Background: an optimization exercise with open tools, aiming at small area and a short achievable clock period. Do not read the settings as production practice.
Function was checked by simulation only, so behaviour that the tests miss may differ from the original.
Some runs may be left out. An edit can pass the tests and still lose a function that they never use.
Power is estimated from default activity; no workload was simulated.

Fig. 1: run 1, PDN straps and rails
Pins as bars on the die edge.
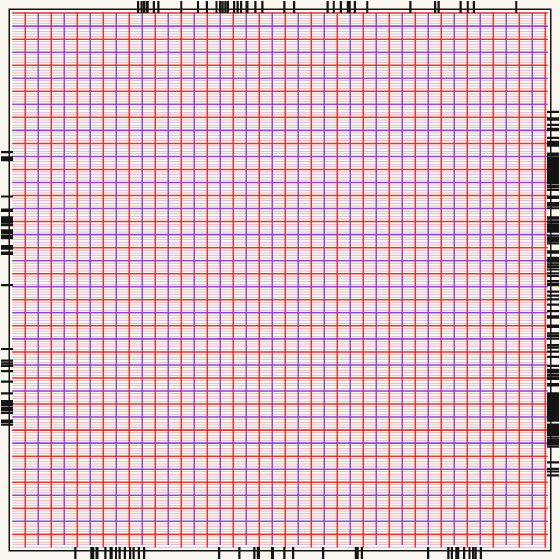
Fig. 2: run 1, placed cells, one color a class
(1 px per um)
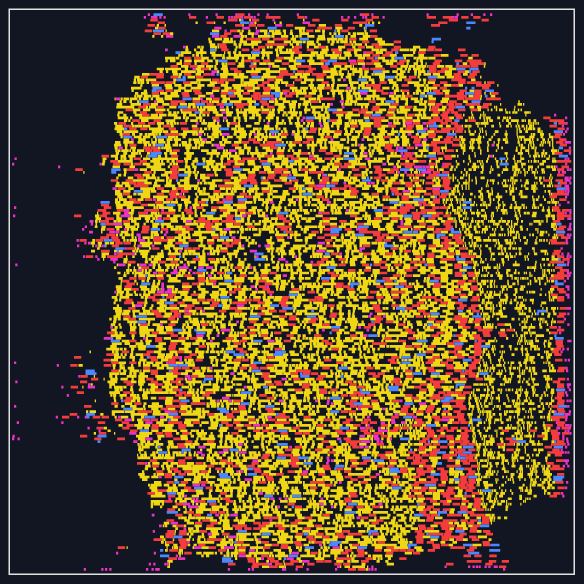
Fig. 3: run 1, clock network drawn from the DEF
(1 px per um)
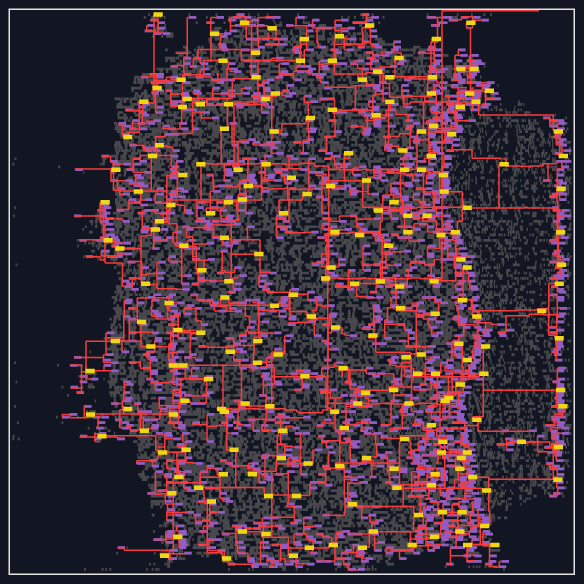
## flow/design.v in outline (module list and top-level ports)
// module mul_signed_64: 4277 lines
// module add_128: 1421 lines
module mul_signed_64(
    input clk,
    input rst_n,
    input stb,
    input [63:0] din1,
    input [63:0] din2,
    output valid_out,
    output [127:0] dout
);
  // ...
==> flow/flow/run.sh <==
#!/bin/bash
set -euo pipefail
# port buffers: a plain buffer instead of the delay cell buffer_ports picks by default
export BUFFER_PORTS_ARGS="-buffer_cell sky130_fd_sc_hd__buf_2"
here=$(pwd)
orfs=$(grep -o 'WORK_HOME=[^ ]*' standard.sh | head -1 | cut -d= -f2 | tr -d "'")
res=$orfs/results/$FLOW_PLATFORM/mul_signed_64/base
bash standard.sh "$res/1_2_yosys.v" > "$here/synth.log" 2>&1
python3 flow/fa_polarity.py "$res/1_2_yosys.v" "$res/1_2_yosys.pol.v" > "$here/fa_polarity.log" 2>&1
mv "$res/1_2_yosys.pol.v" "$res/1_2_yosys.v"
bash standard.sh > "$here/layout.log" 2>&1
==> flow/flow/fa_polarity.py <==
#!/usr/bin/env python3
"""Remove inverters around full adders in a Yosys netlist.

A full adder is self-dual: FA(~a,~b,~c) = (~sum, ~carry). Yosys's extract_fa
leaves many inverters between full adders where ABC picked the other polarity.
This picks, for every full adder, whether to build it in true or complemented
form so that as few nets as possible need an inverter, then rewrites the netlist.
Registers and ports are untouched.

usage: fa_polarity.py IN.v OUT.v
"""
import re, sys
from collections import defaultdict

src = open(sys.argv[1]).read()
m = re.search(r'\bmodule\b.*?;\n', src, re.S)
mod_end = src.rindex('endmodule')
body = src[m.end():mod_end]

NET = r'(?:\\\S+ |[A-Za-z_][\w$]*(?:\[\d+\])?|\d+\'[bhd][0-9a-fA-FxXzZ]+)'
cell_re = re.compile(r'^\s*(sky130_fd_sc_hd__\w+)\s+(\S+(?: )?)\s*\((.*?)\);\n', re.S | re.M)
pin_re = re.compile(r'\.(\w+)\(\s*(' + NET + r')\s*\)')

# split body into cell statements and everything else
items = []   # ('text', str) or ('cell', type, name, [(pin, net)])
pos = 0
for cm in cell_re.finditer(body):
    if cm.start() > pos:
        items.append(('text', body[pos:cm.start()]))
    pins = pin_re.findall(cm.group(3))
    items.append(('cell', cm.group(1), cm.group(2), pins))
    pos = cm.end()
items.append(('text', body[pos:]))

ports = set()
for pm in re.finditer(r'^\s*(?:input|output)\s+(?:\[(\d+):(\d+)\]\s+)?(\S+);', body, re.M):
    name = pm.group(3)
    if pm.group(1):
        hi, lo = int(pm.group(1)), int(pm.group(2))
        for i in range(min(hi, lo), max(hi, lo) + 1):
            ports.add(f'{name}[{i}]')
    ports.add(name)
# assigns would hide loads: refuse to run on them
if re.search(r'^\s*assign\b', body, re.M):
    print('netlist has assign statements; leaving it unchanged', file=sys.stderr)
    open(sys.argv[2], 'w').write(src)
    sys.exit(0)

OUTPINS = {'X', 'Y', 'Q', 'Q_N', 'SUM', 'COUT', 'HI', 'LO'}
def is_inv(t): return re.match(r'sky130_fd_sc_hd__(inv|clkinv)_\d+$', t) is not None
def is_fa(t): return re.match(r'sky130_fd_sc_hd__(fa|xor2|xnor2)_\d+$', t) is not None
def is_x(t): return re.match(r'sky130_fd_sc_hd__(xor2|xnor2)_\d+$', t) is not None
XSWAP = {'xor2': 'xnor2', 'xnor2': 'xor2'}
def key(n): return n.strip()

inv_of = {}      # inverter output net -> input net
removable = []   # indexes of inverter items
for idx, it in enumerate(items):
    if it[0] == 'cell' and is_inv(it[1]):
        d = dict(it[3])
        y, a = key(d['Y']), key(d['A'])
        if y in ports:
            continue
        inv_of[y] = a
        removable.append(idx)

def lit(n):
    n = key(n); p = 0
    while n in inv_of:
        n = inv_of[n]; p ^= 1
    return n, p

fas = [idx for idx, it in enumerate(items) if it[0] == 'cell' and is_fa(it[1])]
fa_out = {}  # net -> fa index
for idx in fas:
    d = dict(items[idx][3])
    if is_x(items[idx][1]):
        fa_out[key(d.get('Y', d.get('X')))] = idx
    else:
        fa_out[key(d['SUM'])] = idx
        fa_out[key(d['COUT'])] = idx

# loads: list of (base, parity, owner_fa or None)
loads = defaultdict(list)  # base -> list of [parity, owner]
ltype = {}
removable_set = set(removable)
for idx, it in enumerate(items):
    if it[0] != 'cell' or idx in removable_set:
        continue
    for pin, net in it[3]:
        if pin in OUTPINS:
            continue
        b, p = lit(net)
        loads[b].append((p, idx if is_fa(it[1]) and not is_x(it[1]) else None))
        ltype[(b, len(loads[b])-1)] = it[1]
# port outputs driven by removable inverters? ports are loads too
for pnet in ports:
    pass  # outputs driven by inverters were excluded above; outputs driven directly need no change

flip = defaultdict(int)
def need_inv(b):
    # does base net b need an inverter given the flips?
    fb = flip[fa_out[b]] if b in fa_out else 0
    for p, owner in loads[b]:
        fo = flip[owner] if owner is not None else 0
        if p ^ fb ^ fo:
            return 1
    return 0

def nets_of(idx):
    d = dict(items[idx][3])
    s = set()
    if is_x(items[idx][1]):
        s.add(key(d.get('Y', d.get('X'))))
        return s
    for pin in ('A', 'B', 'CIN'):
        s.add(lit(d[pin])[0])
    s.add(key(d['SUM'])); s.add(key(d['COUT']))
    return s

fa_nets = {idx: nets_of(idx) for idx in fas}
before = sum(need_inv(b) for b in list(loads))
improved = True
rounds = 0
while improved and rounds < 50:
    improved = False; rounds += 1
    for idx in fas:
        ns = fa_nets[idx]
        c0 = sum(need_inv(b) for b in ns)
        flip[idx] ^= 1
        c1 = sum(need_inv(b) for b in ns)
        if c1 < c0:
            improved = True
        else:
            flip[idx] ^= 1
# simulated annealing on top of the greedy result
import random, math
rng = random.Random(1)
cur = sum(need_inv(b) for b in list(loads))
best = cur; best_flip = dict(flip)
T = 1.0
nmoves = 400000
for k in range(nmoves):
    T = 1.5 * (1 - k / nmoves) + 0.02
    idx = fas[rng.randrange(len(fas))]
    ns = fa_nets[idx]
    c0 = sum(need_inv(b) for b in ns)
    flip[idx] ^= 1
    c1 = sum(need_inv(b) for b in ns)
    d = c1 - c0
    if d <= 0 or rng.random() < math.exp(-d / T):
        cur += d
        if cur < best:
            best = cur; best_flip = dict(flip)
    else:
        flip[idx] ^= 1
flip.clear(); flip.update(best_flip)
after = sum(need_inv(b) for b in list(loads))
print(f'inverters: {len(removable)} removable, nets needing one {before} -> {after}, '
      f'{sum(flip.values())} of {len(fas)} full adders flipped', file=sys.stderr)

# rewrite
invnet = {}
new_cells = []
def get_net(b, want):
    # net carrying value (base b) ^ want, where base already accounts for flips
    if not want:
        return b
    if b not in invnet:
        n = f'fapol_n{len(invnet)}'
        invnet[b] = n
        new_cells.append(n)
    return invnet[b]

out = []
for idx, it in enumerate(items):
    if it[0] == 'text':
        out.append(it[1]); continue
    if idx in removable_set:
        continue
    t, name, pins = it[1], it[2], it[3]
    fo = flip[idx] if is_fa(t) and not is_x(t) else 0
    if is_x(t) and flip[idx]:
        mm = re.match(r'sky130_fd_sc_hd__(xor2|xnor2)_(\d+)$', t)
        t = f'sky130_fd_sc_hd__{XSWAP[mm.group(1)]}_{mm.group(2)}'
        pins = [({'X': 'Y', 'Y': 'X'}[p] if p in ('X', 'Y') else p, n) for p, n in pins]
    conns = []
    for pin, net in pins:
        if pin in OUTPINS:
            conns.append((pin, net.strip() if not net.startswith('\\') else net))
            continue
        b, p = lit(net)
        fb = flip[fa_out[b]] if b in fa_out else 0
        n = get_net(b, p ^ fb ^ fo)
        conns.append((pin, n))
    def fmt(n):
        return n if not n.startswith('\\') else (n if n.endswith(' ') else n + ' ')
    out.append(f'  {t} {name.strip()}{" " if name.strip().startswith(chr(92)) else ""} (\n' +
               ',\n'.join(f'    .{p}({fmt(n)})' for p, n in conns) + '\n  );\n')
decls = ''.join(f'  wire {n};\n' for n in invnet.values())
cells = ''.join(f'  sky130_fd_sc_hd__inv_1 fapol_i{i} (\n    .A({b if not b.startswith(chr(92)) else b + " "}),\n    .Y({n})\n  );\n'
                for i, (b, n) in enumerate(invnet.items()))
res = src[:m.end()] + decls + ''.join(out) + cells + src[mod_end:]
open(sys.argv[2], 'w').write(res)
print(f'wrote {len(invnet)} inverters', file=sys.stderr)
if len(sys.argv) > 3:
    from collections import Counter
    drv = {}
    for idx, it in enumerate(items):
        if it[0] == 'cell':
            for pin, net in it[3]:
                if pin in OUTPINS: drv[key(net)] = it[1].replace('sky130_fd_sc_hd__', '')
    c = Counter(); cl = Counter()
    for b in invnet:
        c[drv.get(b, 'port')] += 1
        fb = flip[fa_out[b]] if b in fa_out else 0
        for j, (p, owner) in enumerate(loads[b]):
            fo = flip[owner] if owner is not None else 0
            if p ^ fb ^ fo:
                cl[drv.get(b, 'port') + '->' + ltype[(b, j)].replace('sky130_fd_sc_hd__', '')] += 1
    print(c.most_common(10), cl, file=sys.stderr)
==> flow/standard.sh <==
#!/bin/bash
# synth_recipe.tcl (not shown) runs the flow's synth.tcl, then flattens the netlist and writes it again
# the make line also repeats each setting of config.mk as NAME=value (left out here)
make -C /OpenROAD-flow-scripts/flow DESIGN_CONFIG=/design/flow/config.mk WORK_HOME=/design/flow/orfs CLKGATE_MAP_FILE= SYNTH_SCRIPT=/design/flow/synth_recipe.tcl "${@:-finish}"
==> flow/config.mk <==
export PLATFORM = sky130hd
export DESIGN_NAME = mul_signed_64
export DESIGN_NICKNAME = mul_signed_64
export VERILOG_FILES = /design/flow/design.v
export SDC_FILE = /design/flow/constraint.sdc
export NUM_CORES = 4
export LEC_CHECK = 0
export ABC_AREA = 1
export CAP_MARGIN = 20
export CORE_MARGIN = 2
export CORE_UTILIZATION = 40
export SETUP_SLACK_MARGIN = 2.75
export SLEW_MARGIN = 20
==> flow/constraint.sdc <==
create_clock -name core_clock -period 5.5 [get_ports {clk}]
set_input_delay 1.1000 -clock core_clock [delete_from_list [all_inputs] [get_ports {clk}]]
set_output_delay 1.1000 -clock core_clock [all_outputs]
set_load 0.01 [all_outputs]
==> flow_summary_export.csv, run 1 <==
group,metric,value,unit
outcome,status,"timing/DRC/antenna clean",
detailed_routing,drtIter0Drc,15100,
power,comb_power,64800,uW
power,clkPwrFrac,0.147,
place,dp_hpwl,389000,um
critical_path,worstPathArrival,3.67,ns
finish,regArea,37300,um^2
place,dp_worst_setup_slack,1.90,ns
finish,finalCoreUtilization,0.450,
clocking,cts.sinks,1855,
detailed_routing,vias_per_cell,6.23,
sta,min_period,2.89,ns
critical_path,reg2reg_depth,6,
grt,grt_remaining_overflow,0,
sta,setup_viol,0,
floorplan,core_area,312000,um^2
detailed_routing,met3_length,96000,um
sta,fin_crit_sh,0.526,
grt,grt_pass1_wl,794000,um
grt,grt_max_degree,65,
place,globalplace.congestion,1.02,
finish,layout_common_cells,"o22ai_1 (2016), fa_1 (1857), dfxtp_1 (1795)",
power,vdd_drop_max,1.09,mV
detailed_routing,top_layer_used,"met5",
power,p_sw,50500,uW
detailed_routing,post_drt_wl_per_cell,35.4,um
power,power.share.combinational,0.608,
synth,yosysWarningCount,1,
synth,netlist_instances,12200,
power,p_seq,26100,uW
sta,tightest_slew,1.21,ns
worst_hold_path,hold_class,"in -> reg",
grt,grt_util_all_layers,0.357,
sta,fmax,0.346,GHz
clocking,cts_tree,"yes",
clocking,path_clk_slew,0.07,ns
floorplan,dieHeight,564,um
finish,postLayoutCellArea,140000,um^2
critical_path,crit_path_max_fanout,13,
finish,nFillCells,29400,
clocking,cts-buffers-inserted,217,
power,top_power_group,"combinational logic",
clocking,h-tree-depth,4,
critical_path,r2r_setup_slack,2.61,ns
finish,largest_reg_flops,1024,
floorplan,initial_core_util,0.402,
power,power.share.sequential,0.245,
sta,maxSlewViolCount,0,
place,post-place-cells,15900,
power,powerDensity,761,nW/um^2
synth,synthesis.nets,14400,
grt,grt_pass1_vias,102000,
detailed_routing,wl_met1,201000,um
clocking,clk_latency,0.96,ns
finish,nNetsFinal,14200,
About Fig. 1:
VSS: in red. VDD: in purple.
41 straps on met4. The core has 205 rows.

About Fig. 2:
clock drivers and dummy loads: in blue, cells 392. sequential cells: in red, cells 1855. remaining buffers and delay cells: in magenta, cells 581. combinational and other logic: in yellow, cells 9310.

About Fig. 3:
flip-flops: in purple, count 1855. clock drivers: in yellow, count 217. clock wires: in red, length 26.4 mm.
There are 218 routed clock nets.

## run 1: final cells by class
cell class	instances	share of cell area
tap	4140	0.0370
antenna	42	0.000750
clock buffer	287	0.0432
inverter	977	0.0301
sequential	1855	0.266
clock inverter	105	0.0108
multi-input combinational	8333	0.576
timing repair buffer	581	0.0363
## run 1: what timing repair did
item | CTS | global route
hold endpoints to repair | 5 | 0
hold buffers | 1 | 0
buffers inserted | 12 | 13
setup endpoints to repair | 890 | 322
pin swaps | 0 | 2
gates resized for setup | 274 | 192
cloned | 0 | 2
## run 1: metrics by stage
stage / hold slack [ns] / power [uW]
2_1_floorplan: 0.310 / 58100
3_3_place_gp: 0.311 / 85300
3_5_place_dp: 0.313 / 86500
4_1_cts: 0.241 / 103000
5_1_grt: 0.256 / 113000
6_report: 0.264 / 107000
## run 1: worst max-delay path, stage by stage (launching register included)
cell	delay, ns
dfxtp_2	0.44
inv_4	0.26
buf_4	0.44
o22ai_1	0.19
xor2_1	0.20
fa_2	0.76
fa_1	0.47
## run 1: per-layer routing
layer	GRT usage	vias up
met5	0.0185	-
met4	0.227	88
met3	0.184	2931
met2	0.508	9513
met1	0.420	49900
li1	-	39400
Fig. 4: run 1, the clock network
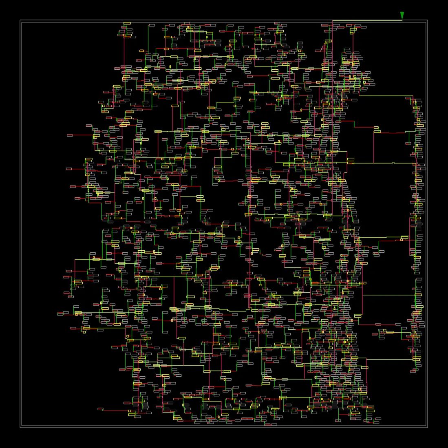

==> run 2: too many edits to list; what changed since run 1 <==
flow/design.v: 5698 -> 5700 lines; modules unchanged: 1
  mul_signed_64: edited, 4277 -> 4279 lines
--- a/flow/config.mk
+++ b/flow/config.mk
@@ -10,4 +10,6 @@
 export CORE_MARGIN = 2
 export CORE_UTILIZATION = 40
-export SETUP_SLACK_MARGIN = 2.75
+export CTS_CLUSTER_DIAMETER = 100
+export CTS_CLUSTER_SIZE = 20
+export SETUP_SLACK_MARGIN = 3.05
 export SLEW_MARGIN = 20
Fig. 5: run 2, the clock network
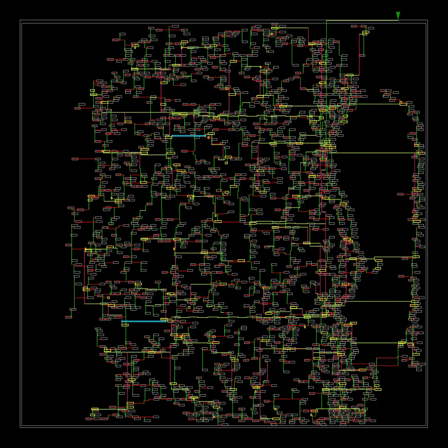
Layout clock buffers: 138
Power Clock: 9880 uW
flip-flop and latch count: 1939
Final Skew: 0.0870 ns
Worst-Skew Late Latency: 0.94 ns

Fig. 6: run 2, routed metal, one color a layer
(1 px per um)
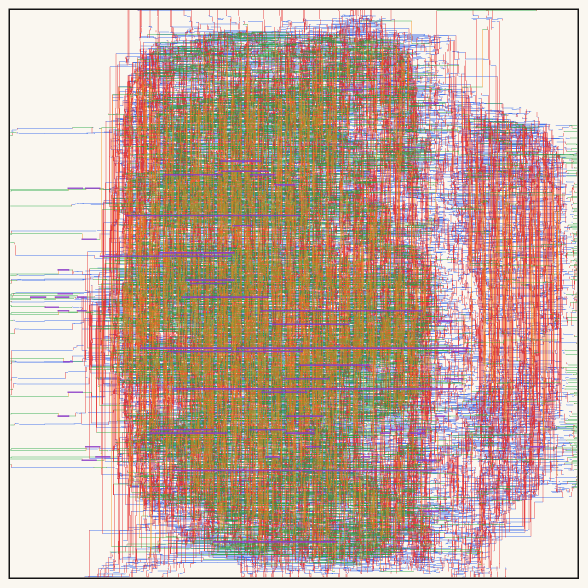
metal 1: in blue, wire length 213 mm. metal 5: in purple, wire length 2950 um. metal 3: in green, wire length 122 mm. metal 4: in orange, wire length 69.9 mm. metal 2: in red, wire length 247 mm.

Fig. 7: run 2, placed cells, one color a class
(1 px per um)
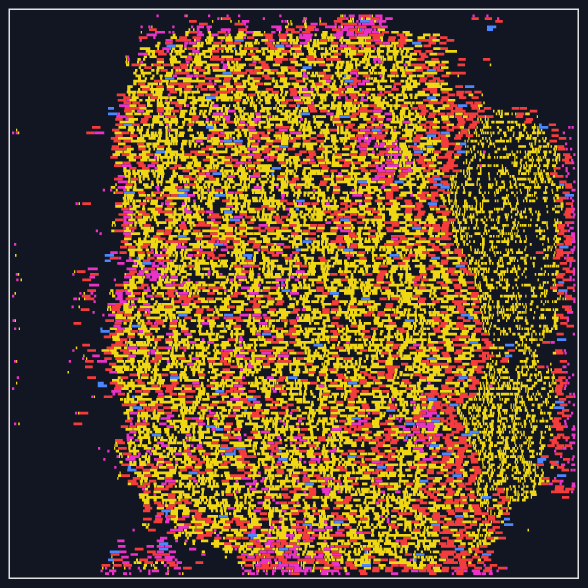
remaining buffers and delay cells: in magenta, cells 935. clock drivers and dummy loads: in blue, cells 172. sequential cells: in red, cells 1939. combinational and other logic: in yellow, cells 9245.

==> run 2 against run 1 <==
Net effect: critical path depth decreased by 2; clock-buffer cell count decreased by 149; die area increased by 1.4%; routed wire length increased by 13%; area after synthesis increased by 1.5%; first-iteration DRC count increased by 34%; cell area increased by 2.8%; critical endpoint is now rcs[151]; largest power group unchanged.
==> flow_summary_export.csv, run 2 <==
group,metric,value,unit
critical_path,path_depth,4,
finish,largest_class,"multi-input gates",
grt,grt_util_all_layers,0.385,
finish,layout_common_cells,"o22ai_1 (1998), fa_1 (1853), dfxtp_1 (1728)",
floorplan,tap-cell-count,4160,
detailed_routing,vias_per_cell,6.64,
grt,grt_remaining_overflow,0,
detailed_routing,post_drt_wl_per_cell,39.6,um
place,dp_worst_setup_slack,2.13,ns
critical_path,reg2reg_depth,4,
critical_path,cp.buffers_inverters,0,
grt,grt_pass1_vias,105000,
finish,largest_reg_flops,1024,
finish,clk_share,0.0250,
floorplan,core_area,315000,um^2
critical_path,cp_cell_sequence,"fa_2 -> fa_1 -> fa_2 -> ha_4",
sta,setup_viol,0,
finish,regArea,39400,um^2
sta,maxSlewViolCount,0,
finish,postLayoutCellArea,144000,um^2
clocking,cts-buffers-inserted,118,
critical_path,r2r_setup_slack,2.90,ns
finish,nFillCells,29500,
critical_path,critPathMaxStageDelay,0.82,ns
finish,buffers_excl_clock,935,
critical_path,critPathTopFamily,"adder cells",
synth,synthesis.nets,14500,
detailed_routing,wl_met1,213000,um
finish,nonClkBufAreaFrac,0.0778,
place,dp_hpwl,373000,um
sta,fin_crit_sh,0.472,
clocking,cts_tree,"yes",
power,power,95200,uW
floorplan,dieHeight,568,um
detailed_routing,met3_length,122000,um
finish,nNonClkInverters,883,
outcome,status,"timing/DRC/antenna clean",
detailed_routing,drtIter0Drc,20300,
critical_path,cp_common_cell,"fa_2",
sta,tightest_slew,0.920,ns
critical_path,crit_slowest_cell,"fa_2",
synth,yosysWarningCount,1,
critical_path,crit_path_max_fanout,1,
floorplan,initial_core_util,0.403,
clocking,path_clk_slew,0.10,ns
critical_path,worstPathArrival,3.36,ns
worst_hold_path,hold_class,"in -> reg",
synth,netlist_instances,12300,
grt,grt_pass1_wl,859000,um
power,vdd_drop_max,0.616,mV
==> run 2: cell types whose count changed in the layout (fill, tap and decap cells not counted), sizes merged, moves of 27 or more <==
cell	before	now
a21oi	84	143
buf	577	906
bufinv	42	4
clkbuf	290	163
clkinv	58	16
dfxtp	1850	1934
diode	42	91
inv	965	890
mux2	34	1
nand2	1355	1319
nor2	330	357
o21ai	81	53
==> run 2: what timing repair did <==
action	in CTS	in global routing
endpoints found under the setup margin	978	484
resized for setup	372	261
endpoints found under the hold margin	5	0
cloned	8	24
hold buffers	1	0
buffers inserted	278	91
pin swaps	3	63
==> run 2: per-stage QoR <==
step,hold WS [ns],util,std cells
after floorplan,0.310,-,12300
after global placement,0.311,0.419,15900
after CTS,0.297,0.448,16300
after global routing,0.288,0.456,16500
after detailed placement,0.312,0.419,15900
final,0.292,0.457,16500
==> run 2: routing by layer <==
metal,GRT usage,up-vias
met5,0.0567,-
met4,0.279,128
met3,0.234,4426
met2,0.524,12300
met1,0.435,52900
li1,-,40000
==> run 2: power by group <==
group | internal [uW] | switching [uW]
logic | 22800 | 35200
registers | 22000 | 5230
clock network | 4260 | 5610
Fig. 8: run 2, clock network drawn from the DEF
(1 px per um)
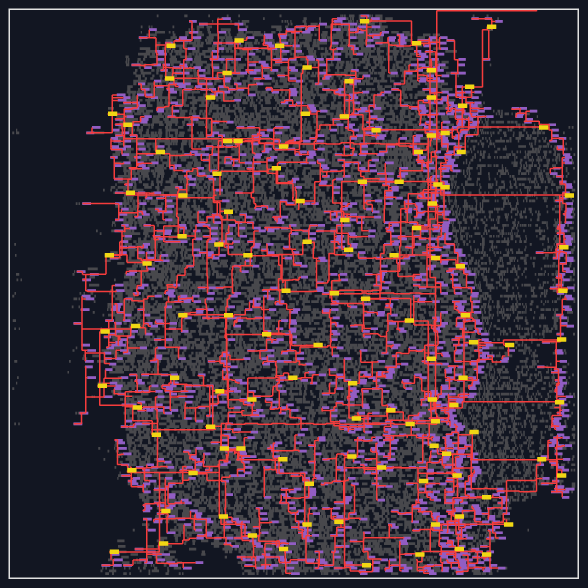

## Run 3: what changed since run 2
--- a/flow/config.mk
+++ b/flow/config.mk
@@ -11,5 +11,5 @@
 export CORE_UTILIZATION = 40
 export CTS_CLUSTER_DIAMETER = 100
 export CTS_CLUSTER_SIZE = 20
-export SETUP_SLACK_MARGIN = 3.05
+export SETUP_SLACK_MARGIN = 2.9
 export SLEW_MARGIN = 20
Fig. 9: run 3, clock network drawn from the DEF
(1 px per um)
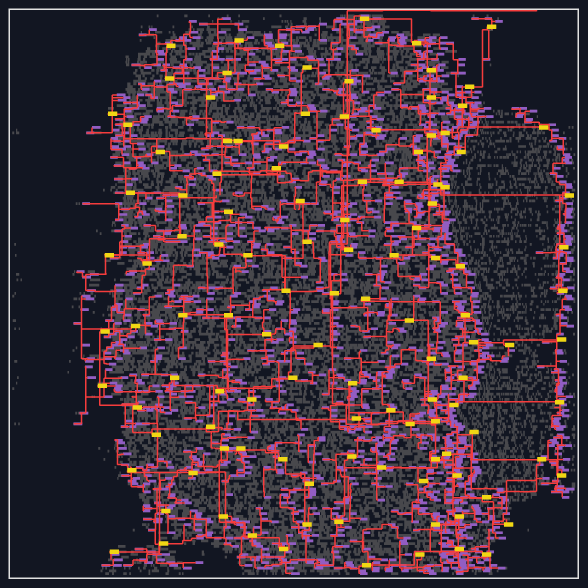
clock drivers: in yellow, count 118. clock wires: in red, length 25.0 mm. flip-flops: in purple, count 1939.
There are 119 routed clock nets.

Fig. 10: run 3, routed metal, one color a layer
(1 px per um)
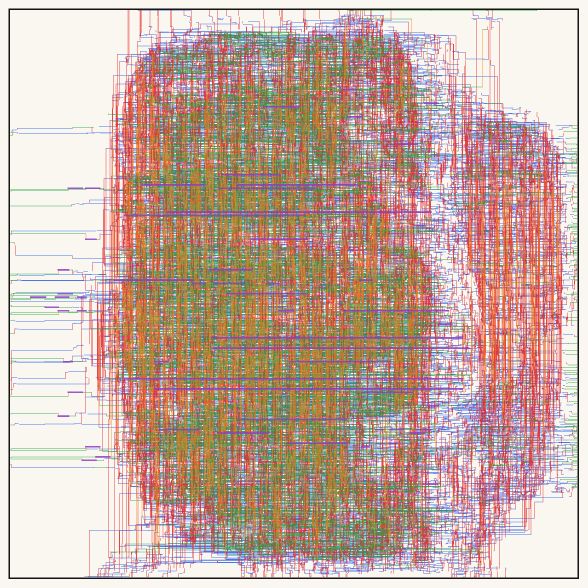
metal 5: in purple, wire length 3210 um. metal 3: in green, wire length 112 mm. metal 4: in orange, wire length 60.3 mm. metal 1: in blue, wire length 206 mm. metal 2: in red, wire length 239 mm.

==> run 3 against run 2 <==
Net effect: cell area is 2.2% lower; final cell count is 0.89% lower; worst setup slack lost 0.097 ns; clock-buffer cell count did not move; routed wire length decreased by 5.0%; global-route usage is 1.3 points lower; fmax fell by 3.6%; non-clock buffer count down 118; utilization fell by 1.0 points; largest cell class unchanged; highest routed layer unchanged.
==> flow_summary_export.csv, run 3 <==
group,metric,value,unit
floorplan,core_area,315000,um^2
outcome,status,"timing/DRC/antenna clean",
synth,synthesis.nets,14500,
critical_path,cp.buffers_inverters,1,
clocking,h-tree-depth,3,
power,vdd_drop_max,0.601,mV
grt,grt_max_degree,66,
floorplan,initial_core_util,0.403,
critical_path,crit_slowest_cell,"dfxtp_4",
sta,min_period,2.69,ns
worst_hold_path,hold_class,"in -> reg",
grt,grt_util_all_layers,0.373,
detailed_routing,drtIter0Drc,18000,
finish,largest_reg_flops,1024,
critical_path,path_depth,5,
sta,maxSlewViolCount,0,
critical_path,worstPathArrival,3.45,ns
power,powerDensity,665,nW/um^2
synth,yosysWarningCount,1,
finish,regArea,39300,um^2
clocking,cts-buffers-inserted,118,
finish,postLayoutCellArea,141000,um^2
grt,grt_remaining_overflow,0,
finish,nFillCells,29900,
finish,finalCoreUtilization,0.447,
synth,netlist_instances,12300,
Fig. 11: run 3, routing congestion map
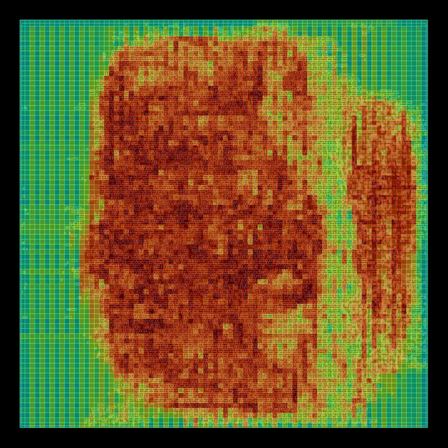
WL per Instance: 37.9 um
gr busiest metal: met2
met3 Use GR: 0.217

## run 3: power breakdown
part	leakage (uW)	total, uW	internal [uW]	switching (uW)
Combinational	0.0393	56500	22200	34400
Clock	0.00174	9850	4260	5580
Sequential	0.0164	27300	22000	5290
## run 3: worst register-to-register path, cell delays in order (launching register included)
cell and delay [ns]:
dfxtp_4 0.65, buf_6 0.38, o22ai_1 0.23, xor2_1 0.36, fa_1 0.51, fa_1 0.45
## run 3: per-layer routing
layer  up-vias  share of wire  track usage
met2     11200           0.38        0.514
met1     51500           0.33        0.427
met4       122          0.097        0.253
li1      39700              -            -
met3      3805           0.18        0.217
met5         -         0.0052       0.0535
## run 3: timing repair
item                                    4_1_cts  5_1_grt
endpoints found under the setup margin      902      452
buffers inserted                            106      175
gates resized for setup                     201      117
hold buffers                                  1        0
pin swaps                                     1        3
hold endpoints to repair                      5        0
cloned                                        0        2
## run 3: layout make-up
| class | count | area share |
|---|---|---|
| multi-input combinational | 8362 | 0.572 |
| sequential | 1939 | 0.279 |
| timing repair buffer | 817 | 0.0612 |
| tap | 4160 | 0.0369 |
| inverter | 883 | 0.0240 |
| clock buffer | 138 | 0.0219 |
| clock inverter | 34 | 0.00374 |
| antenna | 62 | 0.00110 |
## Run 4: what changed since run 3
--- a/flow/config.mk
+++ b/flow/config.mk
@@ -11,5 +11,5 @@
 export CORE_UTILIZATION = 40
 export CTS_CLUSTER_DIAMETER = 100
 export CTS_CLUSTER_SIZE = 20
-export SETUP_SLACK_MARGIN = 2.9
+export SETUP_SLACK_MARGIN = 3.2
 export SLEW_MARGIN = 20
==> run 4 against run 3 <==
Net effect: the run now fails in 5_1_grt; synthesized cell count is the same; area after synthesis is the same.
==> flow_summary_export.csv, run 4 <==
group,metric,value,unit
clocking,cts_buffer_depth,3,
synth,netlist_instances,12300,
place,globalplace.congestion,1.01,
floorplan,initial_core_util,0.403,
floorplan,die-width,568,um
grt,grt_max_degree,48,
synth,avgSynthCellArea,10.3,um^2
floorplan,dieHeight,568,um
floorplan,fp-row-count,206,
outcome,firstError,"[ERROR GRT-0232] Routing congestion too high. Check the congestion heatmap in the GUI.",
floorplan,pin_count,260,
clocking,h-tree-depth,3,
synth,yosysWarningCount,1,
place,place.port_buffers,259,
clocking,hold_buffers,0,
synth,syn_area,127000,um^2
place,dp_hpwl,370000,um
outcome,status,"aborted with a tool error",
synth,synthesis.nets,14500,
clocking,cts_root_buffer,"clkbuf_16",
place,post-place-cells,15900,
outcome,lastStage,"5_1_grt",
clocking,cts-buffers-inserted,113,
run 4: metrics by stage:
stage | power, uW | util | setup slack (ns) | area [um^2]
2_1_floorplan | 55100 | - | 3.20 | 127000
4_1_cts | 91600 | 0.463 | 3.04 | 146000
3_5_place_dp | 79900 | 0.419 | 2.21 | 132000
3_3_place_gp | 78900 | 0.419 | 2.20 | 132000
run 4: power by group through the flow:
stage	combinational (uW)	clock (uW)	sequential [uW]
3_3_place_gp	51100	0	27800
2_1_floorplan	29700	0	25400
4_1_cts	55300	9270	27000
3_5_place_dp	52100	0	27800
run 4: timing repair:
item | 4_1_cts
pin swaps | 60
endpoints found under the setup margin | 1215
setup buffers | 426
resized for setup | 807
cloned | 73

re-timing with driven ports:
In the flow no input, the clock included, has a driving cell. The finished layouts below were timed again as built, in two steps. Step 1: set_driving_cell puts a clkbuf_16 on clk and a buf_2 on each other input, an assumption about the parent block. Step 2 times the ports against the registers' clock, not the clock port: input delays grow and output delays shrink by t, the midpoint of the rising clock arrivals with the driver on. Three values: no drivers, after step 1, after step 2; two values: the first two.
run | shift t [ns] | setup WS [ns] | worst setup path after step 2 | slew at the worst register clock pin (ns) | pins driven straight from the clock port
run 1 | 1.002 | 2.608 / 2.608 / 2.608 | register to register | 0.08 / 0.08 | 1
run 2 | 0.986 | 2.903 / 2.903 / 2.903 | register to register | 0.11 / 0.11 | 1
run 3 | 0.976 | 2.806 / 2.806 / 2.806 | register to register | 0.10 / 0.10 | 1
After both steps setup and hold are still met in every run listed.
